This design comes from an exercise in tuning for small area on the open sky130 flow, not from production work. Where RTL was checked, it was by simulation tests only, not by an equivalence proof against the original. The series may have gaps, and a smaller design here may also do less where the tests do not look. Only the layout flow was run in runs 2 to 5; the RTL was not checked for function there.

Run 1, metal 4:
Scale bar: 50 um.
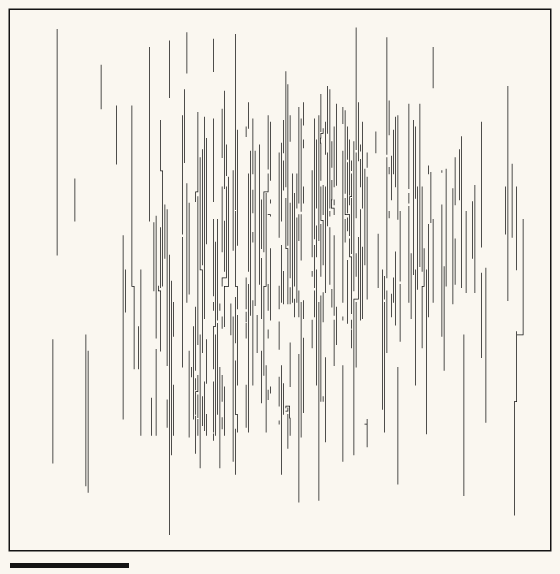
Run 1, signal wires on met2:
Scale bar: 50 um.
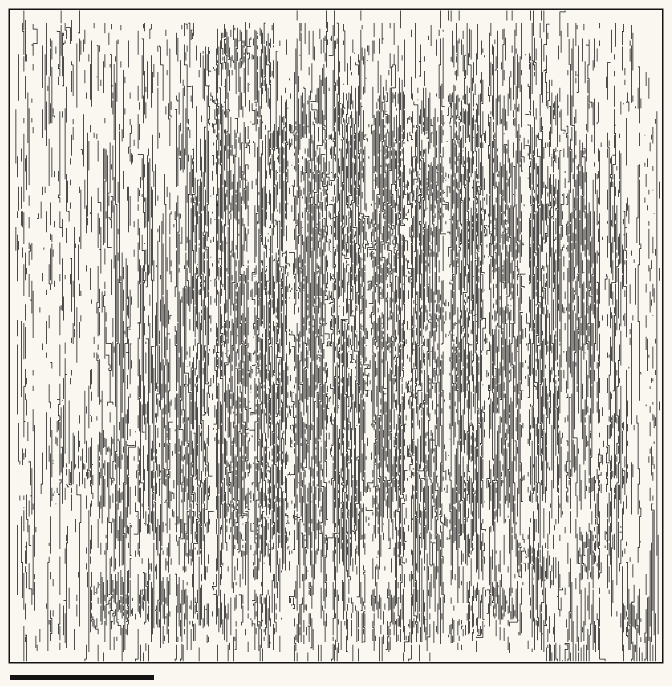
Run 1, gate families picked out:
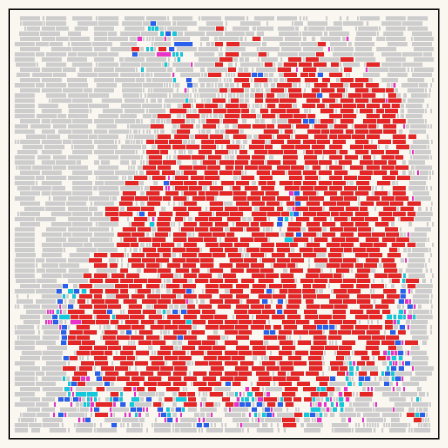
--- flow/design.v: outline only ---
// module Mul_Add: 3451 lines
// module Second_CNN_Sub: 48 lines
// module Second_CNN: 46 lines
module Second_CNN(
clk,
rst_n,
Din_Valid,
Cal_Valid,
Din,
Dout0,
Dout1,
Dout2,
Dout3,
Dout4,
Dout5,
Dout6,
Dout7
);
  // ...
==> flow/flow/run.sh <==
#!/bin/bash
# Standard layout, with one extra netlist step between synthesis and floorplan:
# flow/polarity.py removes the inverters Yosys's full-adder extraction leaves
# around the sky130 fa cells (registers and their names are untouched).
# Port buffers are the small buf_1 instead of the default choice.
set -euo pipefail
R=orfs/results/${FLOW_PLATFORM}/Second_CNN/base
bash standard.sh synth > synth.log 2>&1
cp $R/1_2_yosys.v yosys_netlist_orig.v
python3 flow/polarity.py yosys_netlist_orig.v $R/1_2_yosys.v > polarity.log 2>&1
rm -f $R/1_synth.odb $R/1_synth.sdc
export BUFFER_PORTS_ARGS="-buffer_cell sky130_fd_sc_hd__buf_1"
bash standard.sh > layout.log 2>&1
==> flow/flow/polarity.py <==
#!/usr/bin/env python3
"""Remove inverters around full adders in a Yosys netlist.

A full adder is self-dual: FA(~a, ~b, ~c) = (~sum, ~cout).  Yosys's
extract_fa leaves an inverter on most adder pins.  This pass collapses every
inverter, chooses for each sky130 fa cell whether it computes its signals in
true or complemented form, and then puts back one inverter for each signal
that some reader needs in the other polarity.  The function of every output
and register input is unchanged; no register is touched.

usage: polarity.py IN.v OUT.v
"""
import re, sys, random

src = open(sys.argv[1]).read()

INV_RE = re.compile(r'^sky130_fd_sc_hd__(inv|clkinv)_\d+$')
FA_RE = re.compile(r'^sky130_fd_sc_hd__fa_\d+$')
OUT_PINS = {'X', 'Y', 'Q', 'Q_N', 'SUM', 'COUT', 'HI', 'LO'}

m = re.search(r'^module\s+(\S+)\s*\(', src, re.M)
body_start = src.index(';', m.end()) + 1
end = src.rindex('endmodule')

# instances: "  TYPE NAME (\n    .PIN(NET),\n ... );"
inst_re = re.compile(r'^  (sky130_fd_sc_hd__\w+)\s+(\S+)\s*\((.*?)\);\n', re.M | re.S)
pin_re = re.compile(r'\.(\w+)\(\s*(.*?)\s*\)\s*(?:,|$)', re.S)
cells = []
for mm in inst_re.finditer(src, body_start, end):
    pins = {}
    for p, n in pin_re.findall(mm.group(3)):
        pins[p] = n
    cells.append({'type': mm.group(1), 'name': mm.group(2), 'pins': pins,
                  'span': (mm.start(), mm.end())})

ports = set()
for mm in re.finditer(r'^\s*(input|output|inout)\s+(\[[^\]]*\]\s*)?(\S+);', src[:end], re.M):
    ports.add(mm.group(3))
assigns = re.findall(r'^\s*assign\s+(.*?)\s*=\s*(.*?);', src[body_start:end], re.M)
assign_nets = set()
for a, b in assigns:
    for x in (a, b):
        assign_nets.add(x.strip())

def is_port_net(n):
    base = n.split('[')[0].strip()
    return base in ports or n in assign_nets or base in assign_nets

def is_const(n):
    return "'" in n

drv = {}
for c in cells:
    for p, n in c['pins'].items():
        if p in OUT_PINS:
            drv[n] = c

# collapsible inverters: input a plain net, output not a port / assign
invs = {}
for c in cells:
    if INV_RE.match(c['type']):
        a, y = c['pins'].get('A'), c['pins'].get('Y')
        if a is None or y is None or is_const(a) or is_port_net(y):
            continue
        invs[y] = c

def root(n):
    par = 0
    seen = 0
    while n in invs and seen < 100:
        n = invs[n]['pins']['A']; par ^= 1; seen += 1
    return n, par

# consumers: (cell, pin, base, parity) for every non-removed input pin
fas = [c for c in cells if FA_RE.match(c['type'])]
fa_idx = {id(c): i for i, c in enumerate(fas)}
cons = []           # list of [cellid or None, pin, base, parity, fa index or -1]
sig_cons = {}       # base -> list of consumer indices
for c in cells:
    if INV_RE.match(c['type']) and c['pins'].get('Y') in invs:
        continue
    for p, n in c['pins'].items():
        if p in OUT_PINS or is_const(n):
            continue
        b, par = root(n)
        fi = fa_idx.get(id(c), -1)
        cons.append((c, p, b, par, fi))
        sig_cons.setdefault(b, []).append(len(cons) - 1)
# a flipped adder output read by a port or an assign would change it: never flip those
fixed_fa = set()
for n in list(drv):
    if is_port_net(n) and id(drv[n]) in fa_idx:
        fixed_fa.add(fa_idx[id(drv[n])])

# FA-driven bases: which fa drives the base
base_drv_fa = {}
for b in sig_cons:
    d = drv.get(b)
    if d is not None and id(d) in fa_idx:
        base_drv_fa[b] = fa_idx[id(d)]

f = [0] * len(fas)
fa_in = [[] for _ in fas]     # bases read by fa
fa_out = [[] for _ in fas]    # bases driven by fa (in sig_cons)
for b, lst in sig_cons.items():
    for ci in lst:
        fi = cons[ci][4]
        if fi >= 0 and b not in fa_in[fi]:
            fa_in[fi].append(b)
    if b in base_drv_fa:
        fa_out[base_drv_fa[b]].append(b)

def cost(b):
    pd = f[base_drv_fa[b]] if b in base_drv_fa else 0
    for ci in sig_cons[b]:
        _, _, _, par, fi = cons[ci]
        r = par ^ (f[fi] if fi >= 0 else 0)
        if r != pd:
            return 1
    return 0

def local_cost(i):
    bs = set(fa_in[i]) | set(fa_out[i])
    return sum(cost(b) for b in bs)

before = sum(cost(b) for b in sig_cons)
random.seed(1)
for it in range(50):
    changed = 0
    order = list(range(len(fas)))
    random.shuffle(order)
    for i in order:
        if i in fixed_fa:
            continue
        c0 = local_cost(i)
        f[i] ^= 1
        c1 = local_cost(i)
        if c1 < c0 or (c1 == c0 and random.random() < 0.1 and it < 30):
            changed += (c1 < c0)
        else:
            f[i] ^= 1
    if changed == 0 and it >= 30:
        break
# simulated annealing on top of the greedy result
import math
cur = sum(cost(b) for b in sig_cons)
best_f, best_c = list(f), cur
free = [i for i in range(len(fas)) if i not in fixed_fa]
steps = 3000000
for st in range(steps):
    T = 1.5 * (1 - st / steps) + 0.02
    i = random.choice(free)
    c0 = local_cost(i)
    f[i] ^= 1
    c1 = local_cost(i)
    dlt = c1 - c0
    if dlt <= 0 or random.random() < math.exp(-dlt / T):
        cur += dlt
        if cur < best_c:
            best_c, best_f = cur, list(f)
    else:
        f[i] ^= 1
f[:] = best_f
after = sum(cost(b) for b in sig_cons)
sys.stderr.write(f'polarity: {len(invs)} inverters collapsed, {len(fas)} adders, '
                 f'{sum(f)} flipped, inverters needed {before} -> {after}\n')

# rebuild
newpins = {}        # (id(cell), pin) -> net
new_inv = []
new_wires = []
k = 0
for b, lst in sig_cons.items():
    pd = f[base_drv_fa[b]] if b in base_drv_fa else 0
    inv_net = None
    for ci in lst:
        c, p, _, par, fi = cons[ci]
        r = par ^ (f[fi] if fi >= 0 else 0)
        if r == pd:
            newpins[(id(c), p)] = b
        else:
            if inv_net is None:
                k += 1
                inv_net = f'pol_n{k}'
                new_wires.append(inv_net)
                new_inv.append((f'pol_inv{k}', b, inv_net))
            newpins[(id(c), p)] = inv_net

removed = set(id(c) for c in invs.values())
out = []
pos = 0
for c in cells:
    s, e = c['span']
    out.append(src[pos:s]); pos = e
    if id(c) in removed:
        continue
    pins = c['pins']
    lines = [f"  {c['type']} {c['name']} ("]
    items = []
    for p, n in pins.items():
        nn = newpins.get((id(c), p), n)
        if nn.startswith('\\'):
            nn += ' '
        items.append(f'    .{p}({nn})')
    lines.append(',\n'.join(items))
    lines.append('  );\n')
    out.append('\n'.join(lines))
rest = src[pos:]
ei = rest.rindex('endmodule')
add = ''.join(f'  wire {w};\n' for w in new_wires)
add += ''.join(f'  sky130_fd_sc_hd__inv_1 {n} (\n    .A({a}{" " if a.startswith(chr(92)) else ""}),\n    .Y({y})\n  );\n' for n, a, y in new_inv)
out.append(rest[:ei] + add + rest[ei:])
open(sys.argv[2], 'w').write(''.join(out))
==> flow/standard.sh <==
#!/bin/bash
# synth_recipe.tcl (not shown) runs the flow's synth.tcl, then flattens the netlist and writes it again
# the make line also repeats each setting of config.mk as NAME=value (left out here)
make -C /OpenROAD-flow-scripts/flow DESIGN_CONFIG=/design/flow/config.mk WORK_HOME=/design/flow/orfs CLKGATE_MAP_FILE= SYNTH_SCRIPT=/design/flow/synth_recipe.tcl "${@:-finish}"
==> flow/config.mk <==
export PLATFORM = sky130hd
export DESIGN_NAME = Second_CNN
export DESIGN_NICKNAME = Second_CNN
export VERILOG_FILES = /design/flow/design.v
export SDC_FILE = /design/flow/constraint.sdc
export NUM_CORES = 4
export LEC_CHECK = 0
export CAP_MARGIN = 20
export CORE_MARGIN = 2
export CORE_UTILIZATION = 75
export CTS_BUF_LIST = sky130_fd_sc_hd__clkbuf_8
export CTS_CLUSTER_DIAMETER = 50
export CTS_CLUSTER_SIZE = 14
export GPL_TIMING_DRIVEN = 1
export SETUP_SLACK_MARGIN = 0.15
export SLEW_MARGIN = 20
==> flow/constraint.sdc <==
create_clock -name core_clock -period 8.0 [get_ports {clk}]
set_input_delay 1.6000 -clock core_clock [delete_from_list [all_inputs] [get_ports {clk}]]
set_output_delay 1.6000 -clock core_clock [all_outputs]
set_load 0.01 [all_outputs]
==> impl_metrics.tcl, run 1 <==
set metrics [dict create \
    viasPerCell 6.34 \
    overflow 0 \
    setup_viol 0 \
    coreArea_sq_um 48800 \
    die_width_um 226 \
    grt_usage 0.439 \
    path_max_fanout 7 \
    gp_congestion 1.30 \
    first_iter_violations 2601 \
    holdBufCountCts 0 \
    cts_root_buf "clkbuf_8" \
    cp.arrival_ns 8.30 \
    cp.depth 23 \
    io_pins 140 \
    start_kind "register" \
    nNetsFinal 3702 \
    end_kind "register" \
    hold_depth 0 \
    status "finished clean" \
    synth.avg_cell_area_sq_um 15.4 \
    fin_crit_ns 7.78 \
    drt.antenna.violating_nets 0 \
    reg2reg_depth 23 \
]
Back to the opening pictures, 'metal 4':
wire length on this layer: 8720 um
share of all routed wire: 8.3%

Back to the opening pictures, 'signal wires on met2':
longest straight run: 154 um
share of all routed wire: 43%
wire length on this layer: 44.8 mm
nets with wire on the layer: 3352
main direction: vertical

Back to the opening pictures, 'gate families picked out':
| color | family | cells | most used |
|---|---|---|---|
| magenta | nor cells | 119 | nor2_1 |
| cyan | aoi and oai cells | 94 | a21oi_1 |
| blue | xor and xnor cells | 97 | xnor2_1 |
| red | fa/ha/maj cells | 971 | fa_1 |

[run 1: routing by layer]
metal  routed length [um]  GRT usage
met5                  331     0.0567
met4                 8720      0.265
met2                44800      0.613
met3                16600      0.237
met1                34300      0.539
[run 1: per-stage QoR]
stage,setup TNS (ns),cell area (sq um),std cells,setup WS [ns]
CTS,0,40300,3414,0.152
finish,0,40600,3426,0.224
global route,0,40600,3425,0.0863
detailed placement,-0.175,39400,3331,-0.0940
global placement,0,39400,3331,0.161
floorplan,0,37000,2394,0.174
[run 1: cells in the final DEF (no fill, tap or decap), drive strengths merged, types with 5 or more instances in the layout]
cell	count
clkinv	5
nor3b	6
and2	58
maj3	6
a21o	5
fa	805
nand3	9
nor2b	11
nand2	99
a31oi	12
inv	388
o21a	7
o21ai	22
a21oi	33
ha	160
nand4	6
dfrtp	151
nor3	12
nand2b	7
buf	308
edfxtp	320
and3	5
clkbuf	48
xnor2	57
nor2	88
a211oi	8
dfxtp	40
xor2	40
[run 1: final cells by class]
cell class / count / area (sq um)
Tap cell: 664 / 831
Antenna cell: 1 / 2.50
Timing Repair Buffer: 309 / 1810
Fill cell: 2523 / 8240
Multi-Input combinational cell: 1499 / 21600
Inverter: 359 / 1350
Clock inverter: 36 / 218
Clock buffer: 47 / 647
Sequential cell: 511 / 14200
[run 1: worst register-to-register path, stage by stage (launching register included)]
cell and delay, ns:
dfrtp_1 0.37, buf_4 0.17, nand2_1 0.08, buf_4 0.20
fa_1 0.51, fa_1 0.42, fa_1 0.40, fa_1 0.49
fa_1 0.45, fa_1 0.46, fa_1 0.60, fa_2 0.50
fa_1 0.53, fa_1 0.49, fa_1 0.52, inv_1 0.05
ha_1 0.35, o21ai_0 0.20, a22oi_1 0.11, buf_4 0.18
buf_4 0.14, a31oi_1 0.19, xor2_1 0.16, nor2_1 0.05
[run 1: what timing repair did]
| item | 4_1_cts | 5_1_grt |
|---|---|---|
| resized for setup | 10 | 50 |
| setup endpoints to repair | 9 | 23 |
| setup buffers | 0 | 11 |
| pin swaps | 0 | 10 |
## Run 2: what changed since run 1
--- a/flow/design.v
+++ b/flow/design.v
@@ -832,3 +832,3 @@
     wire [15:0] rb = {c160, s159, s157, s151, s141, s129, s115, s99, 1'b0, 1'b0, 1'b0, s29, s19, s11, s5, 1'b0};
-    wire [6:0] cy;
+    wire [9:0] cy;
     assign cy[0] = 1'b0;
@@ -846,3 +846,9 @@
     assign cy[6] = (ra[5] & rb[5]) | (ra[5] & cy[5]) | (rb[5] & cy[5]);
-    assign S[15:6] = ra[15:6] + rb[15:6] + cy[6];
+    assign S[6] = ra[6] ^ rb[6] ^ cy[6];
+    assign cy[7] = (ra[6] & rb[6]) | (ra[6] & cy[6]) | (rb[6] & cy[6]);
+    assign S[7] = ra[7] ^ rb[7] ^ cy[7];
+    assign cy[8] = (ra[7] & rb[7]) | (ra[7] & cy[7]) | (rb[7] & cy[7]);
+    assign S[8] = ra[8] ^ rb[8] ^ cy[8];
+    assign cy[9] = (ra[8] & rb[8]) | (ra[8] & cy[8]) | (rb[8] & cy[8]);
+    assign S[15:9] = ra[15:9] + rb[15:9] + cy[9];
   assign S0 = S;
@@ -1221,3 +1227,3 @@
     wire [15:0] rb = {c184, 1'b0, s179, s173, s163, 1'b0, 1'b0, s111, s91, 1'b0, 1'b0, 1'b0, s21, s11, s5, 1'b0};
-    wire [6:0] cy;
+    wire [9:0] cy;
     assign cy[0] = 1'b0;
@@ -1235,3 +1241,9 @@
     assign cy[6] = (ra[5] & rb[5]) | (ra[5] & cy[5]) | (rb[5] & cy[5]);
-    assign S[15:6] = ra[15:6] + rb[15:6] + cy[6];
+    assign S[6] = ra[6] ^ rb[6] ^ cy[6];
+    assign cy[7] = (ra[6] & rb[6]) | (ra[6] & cy[6]) | (rb[6] & cy[6]);
+    assign S[7] = ra[7] ^ rb[7] ^ cy[7];
+    assign cy[8] = (ra[7] & rb[7]) | (ra[7] & cy[7]) | (rb[7] & cy[7]);
+    assign S[8] = ra[8] ^ rb[8] ^ cy[8];
+    assign cy[9] = (ra[8] & rb[8]) | (ra[8] & cy[8]) | (rb[8] & cy[8]);
+    assign S[15:9] = ra[15:9] + rb[15:9] + cy[9];
   assign S1 = S;
@@ -1538,3 +1550,3 @@
     wire [15:0] rb = {c148, s147, s145, 1'b0, s131, s121, s109, 1'b0, s79, 1'b0, s47, 1'b0, s21, s13, 1'b0, s1};
-    wire [6:0] cy;
+    wire [9:0] cy;
     assign cy[0] = 1'b0;
@@ -1552,3 +1564,9 @@
     assign cy[6] = (ra[5] & rb[5]) | (ra[5] & cy[5]) | (rb[5] & cy[5]);
-    assign S[15:6] = ra[15:6] + rb[15:6] + cy[6];
+    assign S[6] = ra[6] ^ rb[6] ^ cy[6];
+    assign cy[7] = (ra[6] & rb[6]) | (ra[6] & cy[6]) | (rb[6] & cy[6]);
+    assign S[7] = ra[7] ^ rb[7] ^ cy[7];
+    assign cy[8] = (ra[7] & rb[7]) | (ra[7] & cy[7]) | (rb[7] & cy[7]);
+    assign S[8] = ra[8] ^ rb[8] ^ cy[8];
+    assign cy[9] = (ra[8] & rb[8]) | (ra[8] & cy[8]) | (rb[8] & cy[8]);
+    assign S[15:9] = ra[15:9] + rb[15:9] + cy[9];
   assign S2 = S;
@@ -1919,3 +1937,3 @@
     wire [15:0] rb = {1'b0, s177, s173, s165, 1'b0, 1'b0, 1'b0, s101, s83, 1'b0, s45, s31, 1'b0, s13, 1'b0, 1'b0};
-    wire [6:0] cy;
+    wire [9:0] cy;
     assign cy[0] = 1'b0;
@@ -1933,3 +1951,9 @@
     assign cy[6] = (ra[5] & rb[5]) | (ra[5] & cy[5]) | (rb[5] & cy[5]);
-    assign S[15:6] = ra[15:6] + rb[15:6] + cy[6];
+    assign S[6] = ra[6] ^ rb[6] ^ cy[6];
+    assign cy[7] = (ra[6] & rb[6]) | (ra[6] & cy[6]) | (rb[6] & cy[6]);
+    assign S[7] = ra[7] ^ rb[7] ^ cy[7];
+    assign cy[8] = (ra[7] & rb[7]) | (ra[7] & cy[7]) | (rb[7] & cy[7]);
+    assign S[8] = ra[8] ^ rb[8] ^ cy[8];
+    assign cy[9] = (ra[8] & rb[8]) | (ra[8] & cy[8]) | (rb[8] & cy[8]);
+    assign S[15:9] = ra[15:9] + rb[15:9] + cy[9];
   assign S3 = S;
@@ -2408,3 +2432,3 @@
     wire [15:0] rb = {1'b0, s231, s225, 1'b0, s201, s185, s165, 1'b0, 1'b0, 1'b0, s65, s45, 1'b0, s17, 1'b0, 1'b0};
-    wire [6:0] cy;
+    wire [9:0] cy;
     assign cy[0] = 1'b0;
@@ -2422,3 +2446,9 @@
     assign cy[6] = (ra[5] & rb[5]) | (ra[5] & cy[5]) | (rb[5] & cy[5]);
-    assign S[15:6] = ra[15:6] + rb[15:6] + cy[6];
+    assign S[6] = ra[6] ^ rb[6] ^ cy[6];
+    assign cy[7] = (ra[6] & rb[6]) | (ra[6] & cy[6]) | (rb[6] & cy[6]);
+    assign S[7] = ra[7] ^ rb[7] ^ cy[7];
+    assign cy[8] = (ra[7] & rb[7]) | (ra[7] & cy[7]) | (rb[7] & cy[7]);
+    assign S[8] = ra[8] ^ rb[8] ^ cy[8];
+    assign cy[9] = (ra[8] & rb[8]) | (ra[8] & cy[8]) | (rb[8] & cy[8]);
+    assign S[15:9] = ra[15:9] + rb[15:9] + cy[9];
   assign S4 = S;
@@ -2705,3 +2735,3 @@
     wire [15:0] rb = {c138, 1'b0, s135, 1'b0, s127, 1'b0, 1'b0, s93, 1'b0, s63, s49, 1'b0, 1'b0, 1'b0, s5, s1};
-    wire [6:0] cy;
+    wire [9:0] cy;
     assign cy[0] = 1'b0;
@@ -2719,3 +2749,9 @@
     assign cy[6] = (ra[5] & rb[5]) | (ra[5] & cy[5]) | (rb[5] & cy[5]);
-    assign S[15:6] = ra[15:6] + rb[15:6] + cy[6];
+    assign S[6] = ra[6] ^ rb[6] ^ cy[6];
+    assign cy[7] = (ra[6] & rb[6]) | (ra[6] & cy[6]) | (rb[6] & cy[6]);
+    assign S[7] = ra[7] ^ rb[7] ^ cy[7];
+    assign cy[8] = (ra[7] & rb[7]) | (ra[7] & cy[7]) | (rb[7] & cy[7]);
+    assign S[8] = ra[8] ^ rb[8] ^ cy[8];
+    assign cy[9] = (ra[8] & rb[8]) | (ra[8] & cy[8]) | (rb[8] & cy[8]);
+    assign S[15:9] = ra[15:9] + rb[15:9] + cy[9];
   assign S5 = S;
@@ -3132,3 +3168,3 @@
     wire [15:0] rb = {s203, s201, s195, s185, 1'b0, s153, 1'b0, 1'b0, s93, s73, 1'b0, 1'b0, 1'b0, 1'b0, 1'b0, 1'b0};
-    wire [6:0] cy;
+    wire [9:0] cy;
     assign cy[0] = 1'b0;
@@ -3146,3 +3182,9 @@
     assign cy[6] = (ra[5] & rb[5]) | (ra[5] & cy[5]) | (rb[5] & cy[5]);
-    assign S[15:6] = ra[15:6] + rb[15:6] + cy[6];
+    assign S[6] = ra[6] ^ rb[6] ^ cy[6];
+    assign cy[7] = (ra[6] & rb[6]) | (ra[6] & cy[6]) | (rb[6] & cy[6]);
+    assign S[7] = ra[7] ^ rb[7] ^ cy[7];
+    assign cy[8] = (ra[7] & rb[7]) | (ra[7] & cy[7]) | (rb[7] & cy[7]);
+    assign S[8] = ra[8] ^ rb[8] ^ cy[8];
+    assign cy[9] = (ra[8] & rb[8]) | (ra[8] & cy[8]) | (rb[8] & cy[8]);
+    assign S[15:9] = ra[15:9] + rb[15:9] + cy[9];
   assign S6 = S;
@@ -3433,3 +3475,3 @@
     wire [15:0] rb = {1'b0, c140, 1'b0, s135, s131, s123, s111, s97, s81, s65, s49, 1'b0, 1'b0, s9, 1'b0, y20[0]};
-    wire [6:0] cy;
+    wire [9:0] cy;
     assign cy[0] = 1'b0;
@@ -3447,3 +3489,9 @@
     assign cy[6] = (ra[5] & rb[5]) | (ra[5] & cy[5]) | (rb[5] & cy[5]);
-    assign S[15:6] = ra[15:6] + rb[15:6] + cy[6];
+    assign S[6] = ra[6] ^ rb[6] ^ cy[6];
+    assign cy[7] = (ra[6] & rb[6]) | (ra[6] & cy[6]) | (rb[6] & cy[6]);
+    assign S[7] = ra[7] ^ rb[7] ^ cy[7];
+    assign cy[8] = (ra[7] & rb[7]) | (ra[7] & cy[7]) | (rb[7] & cy[7]);
+    assign S[8] = ra[8] ^ rb[8] ^ cy[8];
+    assign cy[9] = (ra[8] & rb[8]) | (ra[8] & cy[8]) | (rb[8] & cy[8]);
+    assign S[15:9] = ra[15:9] + rb[15:9] + cy[9];
   assign S7 = S;
--- a/flow/config.mk
+++ b/flow/config.mk
@@ -14,3 +14,3 @@
 export GPL_TIMING_DRIVEN = 1
-export SETUP_SLACK_MARGIN = 0.15
+export SETUP_SLACK_MARGIN = 0.2
 export SLEW_MARGIN = 20
==> impl_metrics.tcl, run 2 <==
set metrics [dict create \
    status "complete, but fails checks" \
    checkFailReasons "negative setup slack" \
    grt_usage 0.502 \
    rsz0062_at_grt "yes" \
    wl_met1_um 37600 \
    placedCellCount 3275 \
    placed_area_sq_um 39500 \
    reg2reg_depth 24 \
    most-common-layout-cells "743 x fa_1, 366 x inv_1, 320 x edfxtp_1, 236 x buf_4, 148 x ha_1" \
    coreArea_sq_um 48600 \
    hold_depth 0 \
    fin_crit_ns 8.02 \
    die_width_um 225 \
    setup_ws_ns -0.0248 \
    overflow 0 \
    viasPerCell 6.82 \
    path_max_fanout 5 \
    end_kind "register" \
    cts_root_buf "clkbuf_8" \
    met3WireLength_um 20500 \
    antenna_found_initial 13 \
    first_iter_violations 3514 \
    holdBufCountCts 0 \
    setup_viol 1 \
    start_kind "register" \
    drt.antenna.violating_nets 0 \
    nNetsFinal 3719 \
    final_cells 3403 \
    cp.arrival_ns 8.66 \
    gp_congestion 1.19 \
    final_area_sq_um 41100 \
    final_common_cell "fa_1" \
    synth.avg_cell_area_sq_um 15.7 \
]
[run 2: critical path: cells and delay by family (launching register included)]
kind            cells  cell delay (ns)
buf+inv             5             0.53
compound gates      3             0.68
flops               1             0.42
simple gates        2             0.29
fa+ha+maj          14             6.06
[run 2: area by class of cell]
cell class | instances | area (sq um)
diodes | 10 | 25.0
clock buffers | 51 | 702
clock inverters | 39 | 244
fillers | 2240 | 7570
inverters | 362 | 1360
multi-input cells | 1432 | 21500
flip-flops and latches | 511 | 14200
well taps | 622 | 778
repair buffers | 376 | 2310
[run 2: what timing repair did]
action,4_1_cts,5_1_grt
cloned,0,0
pin swaps,9,35
setup buffers,9,19
setup endpoints to repair,23,19
gates resized for setup,58,86
[run 2: routing by layer]
| metal | global-route usage | up-vias |
|---|---|---|
| met2 | 0.719 | 2581 |
| met4 | 0.371 | 12 |
| li1 | - | 8130 |
| met5 | 0 | - |
| met3 | 0.217 | 868 |
| met1 | 0.615 | 11608 |
[run 2: through the flow]
step           setup slack [ns]
2_1_floorplan             0.219
3_3_place_gp             -0.116
3_5_place_dp             -0.188
4_1_cts                   0.176
5_1_grt                  -0.136
6_report                -0.0248
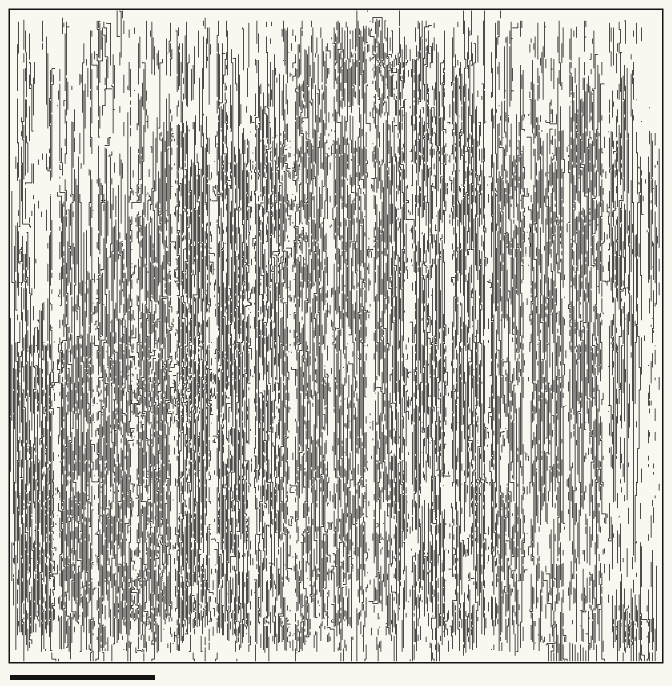
Run 2: signal wires on met2
Scale bar: 50 um.
wire length on this layer: 53.8 mm
share of all routed wire: 43%

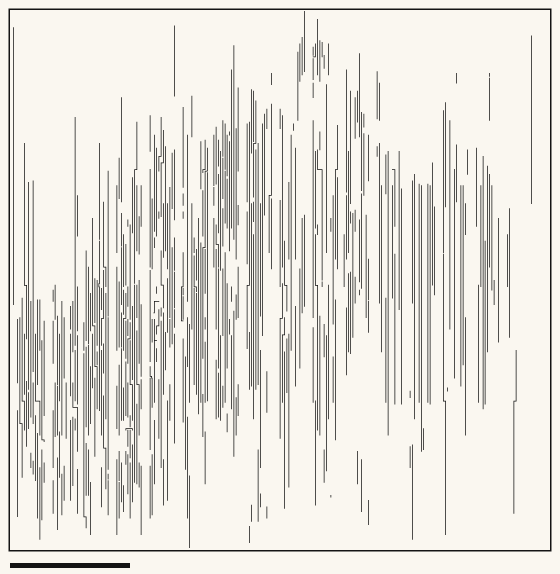
Run 2: metal 4
Scale bar: 50 um.
main direction: vertical
share of all routed wire: 11%

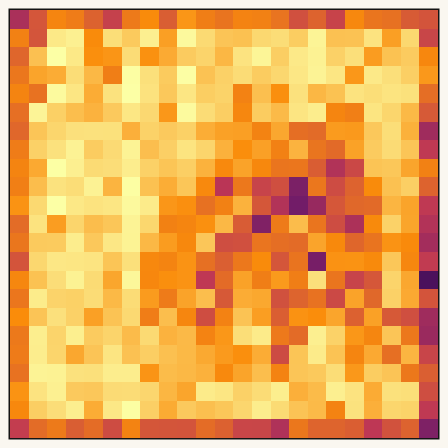
Run 2: cell area per tile
The die is cut into 23 by 23 equal tiles; black is low, pale yellow is high, 0 to 100% covered.
tiles over 75% full: 64%
fullest tile: 100%
mean over tiles: 79%

## Run 3: what changed since run 2
--- a/flow/config.mk
+++ b/flow/config.mk
@@ -14,3 +14,3 @@
 export GPL_TIMING_DRIVEN = 1
-export SETUP_SLACK_MARGIN = 0.2
+export SETUP_SLACK_MARGIN = 0.4
 export SLEW_MARGIN = 20
==> impl_metrics.tcl, run 3 <==
set metrics [dict create \
    io_buffers 139 \
    synth.cell_area_sq_um 36700 \
    syn_inst 2333 \
    stop_stage "5_1_grt" \
    synth.avg_cell_area_sq_um 15.7 \
    place_hpwl_um 103000 \
    gp_congestion 1.16 \
    initial_core_util 0.755 \
    grt_max_degree 94 \
    worstEndpointType "sequential cell input" \
    synth.net_count 3321 \
    cts_buffer_depth 3 \
    cts_buffers 49 \
    die_h_um 225 \
    error_line "[ERROR GRT-0232] Routing congestion too high. Check the congestion heatmap in the GUI." \
    status "aborted with a tool error" \
    yosysWarnings 2 \
    cts_root_buf "clkbuf_8" \
    io_pins 140 \
    rows 81 \
    htree_levels 2 \
    die_width_um 225 \
]
run 3: what timing repair did:
action / in CTS
setup buffers: 17
hold buffers: 0
resized for setup: 108
endpoints found under the setup margin: 31
cloned: 0
pin swaps: 27
run 3: through the flow:
stage	instance area, sq um	instances	util	hold WS [ns]	worst slack [ns]
CTS	40800	3374	0.840	0.319	0.355
detailed placement	39500	3266	0.811	0.312	-0.315
global placement	39500	3266	0.811	0.310	-0.215
floorplan	36800	2333	-	0.310	0.408
## Run 4: what changed since run 3
--- a/flow/config.mk
+++ b/flow/config.mk
@@ -10,7 +10,7 @@
 export CORE_UTILIZATION = 75
-export CTS_BUF_LIST = sky130_fd_sc_hd__clkbuf_8
-export CTS_CLUSTER_DIAMETER = 50
-export CTS_CLUSTER_SIZE = 14
+export CTS_BUF_LIST = sky130_fd_sc_hd__clkbuf_16
+export CTS_CLUSTER_DIAMETER = 60
+export CTS_CLUSTER_SIZE = 24
 export GPL_TIMING_DRIVEN = 1
-export SETUP_SLACK_MARGIN = 0.4
+export SETUP_SLACK_MARGIN = 0.2
 export SLEW_MARGIN = 20
==> impl_metrics.tcl, run 4 <==
set metrics [dict create \
    synth.avg_cell_area_sq_um 15.7 \
    placed_area_sq_um 39500 \
    checkFailReasons "negative setup slack" \
    critPathKind "register to register" \
    status "complete, but fails checks" \
    slew_viol_final 0 \
    drt.antenna.violating_nets 0 \
    htree_levels 1 \
    die_width_um 225 \
    io_pins 140 \
    grt_max_degree 82 \
    hold_viol 0 \
    yosysWarnings 2 \
    setup_viol 3 \
    io_buffers 139 \
    die_h_um 225 \
    syn_inst 2333 \
    die_area_sq_um 50800 \
    place_hpwl_um 99900 \
    path_max_fanout 3 \
    synth.cell_area_sq_um 36700 \
    initial_core_util 0.755 \
    reg2reg_depth 20 \
    holdBufCountCts 0 \
    numClockSinks 511 \
    cts_root_buf "clkbuf_16" \
    cts_buffers 30 \
    setup_ws_ns -0.133 \
    rows 81 \
    fin_util 0.847 \
    area_growth_pct 12.1 \
    min_path_type "register to register" \
    synth.net_count 3321 \
    gp_congestion 1.19 \
]
run 4: worst max-delay path, stage by stage, from the launching register on:
cell and delay [ns]:
edfxtp_1 0.46, nand2_1 0.25, inv_1 0.12, fa_2 0.37
fa_1 0.39, fa_1 0.44, fa_1 0.42, fa_1 0.58
inv_1 0.17, fa_1 0.78, inv_1 0.23, fa_1 0.50
fa_1 0.85, fa_1 0.53, fa_1 0.50, fa_2 0.39
ha_4 0.24, a31oi_2 0.25, buf_4 0.17, xor2_1 0.21
nor2_1 0.11
run 4: area by class of cell:
cell class              count  area [sq um]
clock inverters            26           264
fillers                  2184          7470
flip-flops and latches    511         14200
multi-input cells        1432         21500
well taps                 622           778
clock buffers              30           751
repair buffers            375          2300
diodes                      3          7.51
inverters                 362          1360
run 4: per-stage QoR:
stage | instances | hold WS [ns] | setup WS, ns
after floorplan | 2333 | 0.310 | 0.219
after global placement | 3275 | 0.312 | -0.116
after detailed placement | 3275 | 0.313 | -0.188
after CTS | 3340 | 0.334 | 0.161
after global routing | 3358 | 0.337 | -0.116
final | 3361 | 0.331 | -0.133
run 4: timing repair:
action / in CTS / in global routing
setup buffers: 9 / 18
pin swaps: 10 / 48
endpoints found under the setup margin: 23 / 20
gates resized for setup: 57 / 109
run 4: layer usage:
metal  global-route usage  routed length [um]
met1                0.635               37900
met2                0.748               55800
met3                0.228               21100
met4                0.403               14500
met5                    0                 347
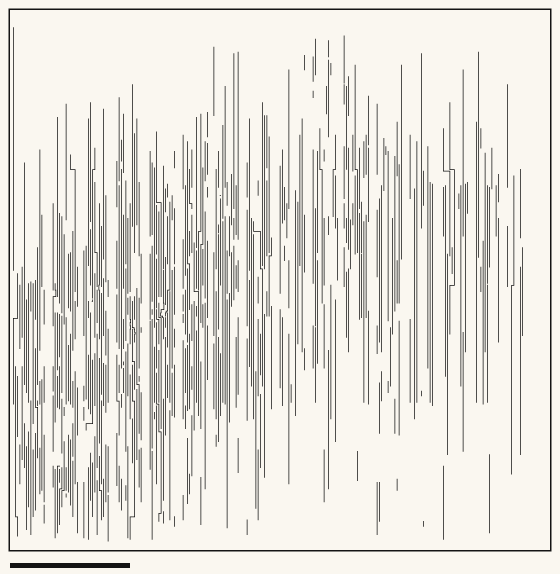
Run 4: metal 4
Scale bar: 50 um.
nets with wire on the layer: 359
share of all routed wire: 11%

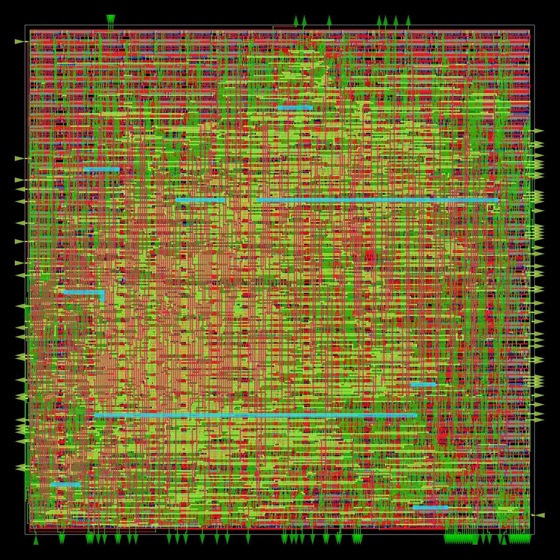
Run 4: wires after detailed routing
highest metal used: met5
GRT Util Overall: 0.524
vias: 23362
metal2 WL: 55800 um
Avg WL per Cell: 38.6 um

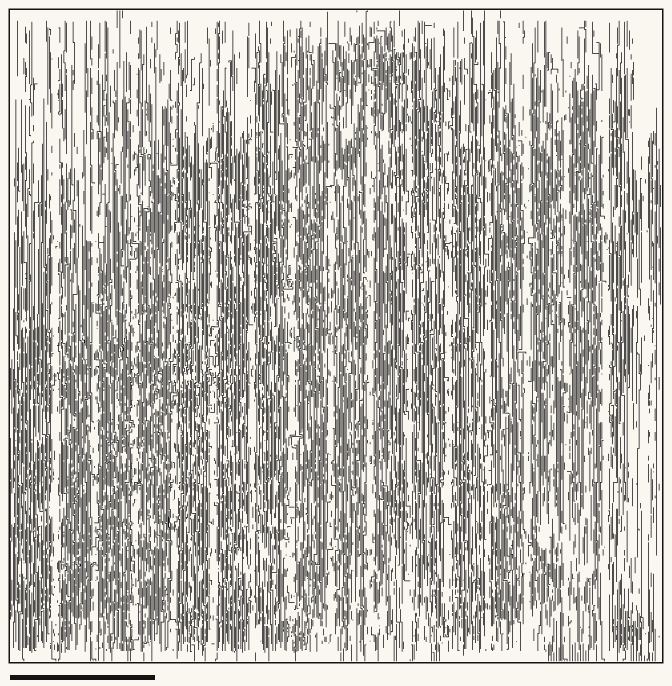
Run 4: signal wires on met2
Scale bar: 50 um.
nets with wire on the layer: 3425
wire length on this layer: 55.8 mm
final WL: 130000 um
met2 Use GR: 0.748

## Run 5: large edit since run 4, in outline
flow/design.v: 3593 -> 3733 lines; modules unchanged: 2
  Mul_Add: edited, 3499 -> 3639 lines
==> flow/flow/run.sh (replaced) <==
#!/bin/bash
# Standard layout, with one extra netlist step between synthesis and floorplan:
# flow/polarity.py removes the inverters Yosys's full-adder extraction leaves
# around the sky130 fa cells (registers and their names are untouched).
set -euo pipefail
R=orfs/results/${FLOW_PLATFORM}/Second_CNN/base
bash standard.sh synth > synth.log 2>&1
cp $R/1_2_yosys.v yosys_netlist_orig.v
python3 flow/polarity.py yosys_netlist_orig.v $R/1_2_yosys.v > polarity.log 2>&1
rm -f $R/1_synth.odb $R/1_synth.sdc
bash standard.sh > layout.log 2>&1
--- a/flow/flow/polarity.py
+++ b/flow/flow/polarity.py
@@ -142,24 +142,4 @@
     if changed == 0 and it >= 30:
         break
-# simulated annealing on top of the greedy result
-import math
-cur = sum(cost(b) for b in sig_cons)
-best_f, best_c = list(f), cur
-free = [i for i in range(len(fas)) if i not in fixed_fa]
-steps = 3000000
-for st in range(steps):
-    T = 1.5 * (1 - st / steps) + 0.02
-    i = random.choice(free)
-    c0 = local_cost(i)
-    f[i] ^= 1
-    c1 = local_cost(i)
-    dlt = c1 - c0
-    if dlt <= 0 or random.random() < math.exp(-dlt / T):
-        cur += dlt
-        if cur < best_c:
-            best_c, best_f = cur, list(f)
-    else:
-        f[i] ^= 1
-f[:] = best_f
 after = sum(cost(b) for b in sig_cons)
 sys.stderr.write(f'polarity: {len(invs)} inverters collapsed, {len(fas)} adders, '
==> flow/config.mk (replaced) <==
export PLATFORM = sky130hd
export DESIGN_NAME = Second_CNN
export DESIGN_NICKNAME = Second_CNN
export VERILOG_FILES = /design/flow/design.v
export SDC_FILE = /design/flow/constraint.sdc
export NUM_CORES = 4
export LEC_CHECK = 0
export CAP_MARGIN = 0
export CORE_MARGIN = 2
export CORE_UTILIZATION = 55
export GPL_TIMING_DRIVEN = 0
export SLEW_MARGIN = 0
==> impl_metrics.tcl, run 5 <==
set metrics [dict create \
    worst_ep_required_time_ns 8.48 \
    setup_viol 1 \
    cts_root_buf "clkbuf_16" \
    fillers 4905 \
    synth.cell_area_sq_um 39200 \
    coreArea_sq_um 70300 \
    grt.busiest_layer "met2" \
    grt_util_met2 0.630 \
    dp_slack_ns -2.16 \
    io_buffers 139 \
    slew_headroom 0.0928 \
    grt_max_degree 85 \
    grt_util_met1 0.558 \
    crit_family "adder cells" \
    hold_viol 0 \
    holdBufCountCts 0 \
    crit_slowest_cell "fa_2" \
    hold_depth 0 \
    slew_viol_final 0 \
    cp.depth 24 \
    whs_ns 0.327 \
    area_growth_pct 17.5 \
    io_pins 140 \
    syn_inst 2700 \
    setup_ws_ns -0.0307 \
    checkFailReasons "negative setup slack" \
    path_max_fanout 7 \
    die_h_um 271 \
    drt.antenna.violating_nets 0 \
    use_met3 0.0915 \
    cts_buffers 49 \
    numClockSinks 511 \
    min_path_type "register to register" \
    critPathMaxStageDelay_ns 0.69 \
    reg2reg_depth 24 \
    die_width_um 271 \
    die_area_sq_um 73300 \
    critPathKind "register to register" \
    rows 97 \
    gp_congestion 1.04 \
    critical_path_buf_inv_count 4 \
    cp_cell_sequence "nand2_8 > clkinvlp_4 > ha_2 > fa_2 > clkinvlp_4 > buf_4 > fa_1 > inv_1 > fa_2 > fa_1 > fa_2 > fa_2 > fa_2 > fa_2 > fa_1 > fa_2 > fa_2 > fa_2 > fa_2 > ha_4 > and3_4 > nor4_4 > a311oi_2 > nand3_1" \
    htree_levels 2 \
    initial_core_util 0.557 \
    synth.avg_cell_area_sq_um 14.5 \
    status "complete, but fails checks" \
    start_kind "register" \
    grt_usage 0.410 \
    synth.net_count 3711 \
    yosysWarnings 2 \
    place_hpwl_um 118000 \
    viasPerCell 6.07 \
]
run 5: cell count changes in the layout (fill, tap and decap cells not counted), sizes merged, moves of 20 or more:
cell           previous run  this run
buf                     374       193
nor2                     75       106
clkdlybuf4s50             0       138
and2                     71        26
xnor2                    48        72
a21oi                    21        71
nand3                     6        26
nand2                    93       125
fa                      820       844
clkinvlp                  3        48
clkbuf                   31        65
run 5: area by class of cell:
cell class,count,area (sq um),area share
multi-input combinational,1723,24100,0.523
sequential,511,14200,0.309
timing repair buffer,315,2900,0.0630
inverter,432,1800,0.0391
clock buffer,57,1310,0.0284
tap,940,1180,0.0256
clock inverter,35,418,0.00909
buffer,24,124,0.00269
antenna,3,7.51,0.000163
run 5: worst register-to-register path, stage by stage, from the launching register on:
cell,delay [ns]
dfrtp_4,0.63
nand2_8,0.16
clkinvlp_4,0.16
ha_2,0.24
fa_2,0.69
clkinvlp_4,0.12
buf_4,0.18
fa_1,0.38
inv_1,0.09
fa_2,0.45
fa_1,0.40
fa_2,0.40
fa_2,0.38
fa_2,0.37
fa_2,0.37
fa_1,0.47
fa_2,0.38
fa_2,0.35
fa_2,0.35
fa_2,0.38
ha_4,0.29
and3_4,0.22
nor4_4,0.05
a311oi_2,0.28
nand3_1,0.10
run 5: stage by stage:
| stage | cells | area (sq um) | util | setup TNS, ns |
|---|---|---|---|---|
| after floorplan | 2700 | 39200 | - | 0 |
| after global placement | 3779 | 41700 | 0.594 | -97.97 |
| after detailed placement | 3784 | 41900 | 0.596 | -58.39 |
| after CTS | 4000 | 45400 | 0.646 | -0.0669 |
| after global routing | 4037 | 46000 | 0.654 | -0.374 |
| final | 4040 | 46000 | 0.655 | -0.0307 |
run 5: timing repair:
action / CTS / global route
setup buffers: 133 / 38
endpoints found under the setup margin: 60 / 24
gates resized for setup: 222 / 79
cloned: 0 / 0
pin swaps: 46 / 30
run 5: per-layer routing:
layer / part of all wire / routed length [um]
met2: 0.46 / 67300
met5: 0.00038 / 55
met4: 0.063 / 9230
met3: 0.098 / 14400
met1: 0.38 / 55200
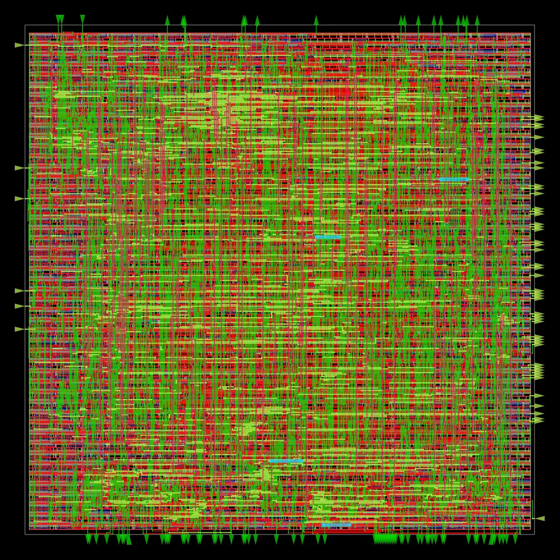
Run 5: wires after detailed routing
Avg WL per Cell: 36.2 um
final WL: 146000 um
M1 WL: 55200 um
vias: 24542

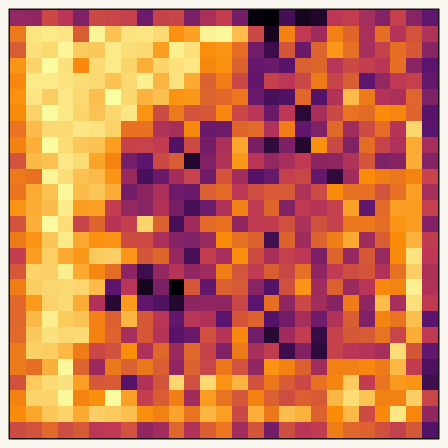
Run 5: cell area per tile
The die is cut into 27 by 27 equal tiles; black is low, pale yellow is high, 0 to 100% covered.
tiles over 75% full: 30%
nearly empty tiles: 0.40%
mean over tiles: 61%

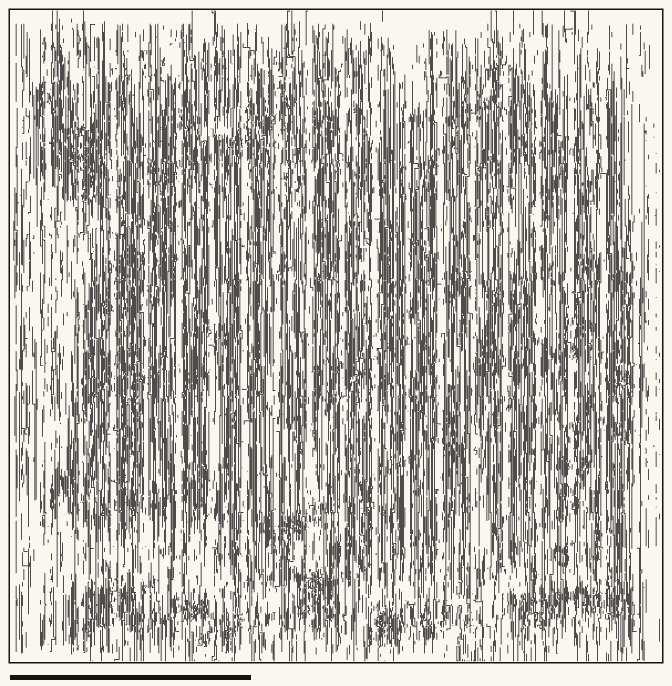
Run 5: signal wires on met2
Scale bar: 100 um.
main direction: vertical
nets with wire on the layer: 3727
share of all routed wire: 46%


## Gallery

Gate families picked out.
picture 1
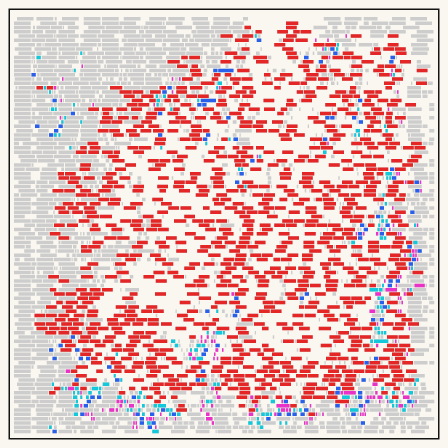
picture 2
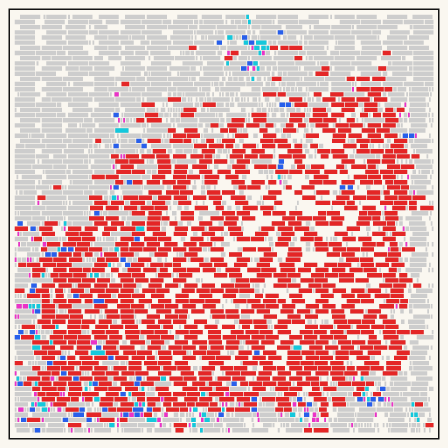
picture 2 -> run 2
picture 1 -> run 5
Of these, most cells: picture 1

Key to picture 1:
| color | family | cells | most used | where |
|---|---|---|---|---|
| red | fa/ha/maj cells | 1001 | fa_1 | all over the die |
| cyan | aoi and oai cells | 163 | a21oi_1 | all over the die |
| blue | xor and xnor cells | 117 | xnor2_1 | all over the die |
| magenta | nor cells | 159 | nor2_1 | all over the die |

## separate check: timing with driven ports
Ports are ideal in the flow. The routed layouts listed here were re-timed in OpenROAD.
Step 1 sets driving cells, clkbuf_16 on the clock port and buf_2 on the other inputs (assumed; they add their load-dependent delay and slew).
Step 2 adds t to the input delays and takes it off the output delays; t is the mean of the earliest and latest rising clock arrival at the registers after step 1. Input paths then give back, and output paths get back, about the clock's delay inside the block.
Three values: ideal, step 1, step 2; two values: the first two.
run	t, ns	setup slack, ns	clock arrival spread, ns	worst register clock-pin slew, ns	pins driven straight from the clock port
run 1	0.760	0.224 / 0.224 / 0.224	0.079 / 0.079	0.11 / 0.11	1
run 2	0.749	-0.025 / -0.025 / -0.025	0.110 / 0.110	0.12 / 0.12	1
run 4	0.711	-0.133 / -0.133 / -0.133	0.067 / 0.067	0.11 / 0.11	1
run 5	0.690	-0.031 / -0.031 / -0.031	0.052 / 0.052	0.08 / 0.08	1
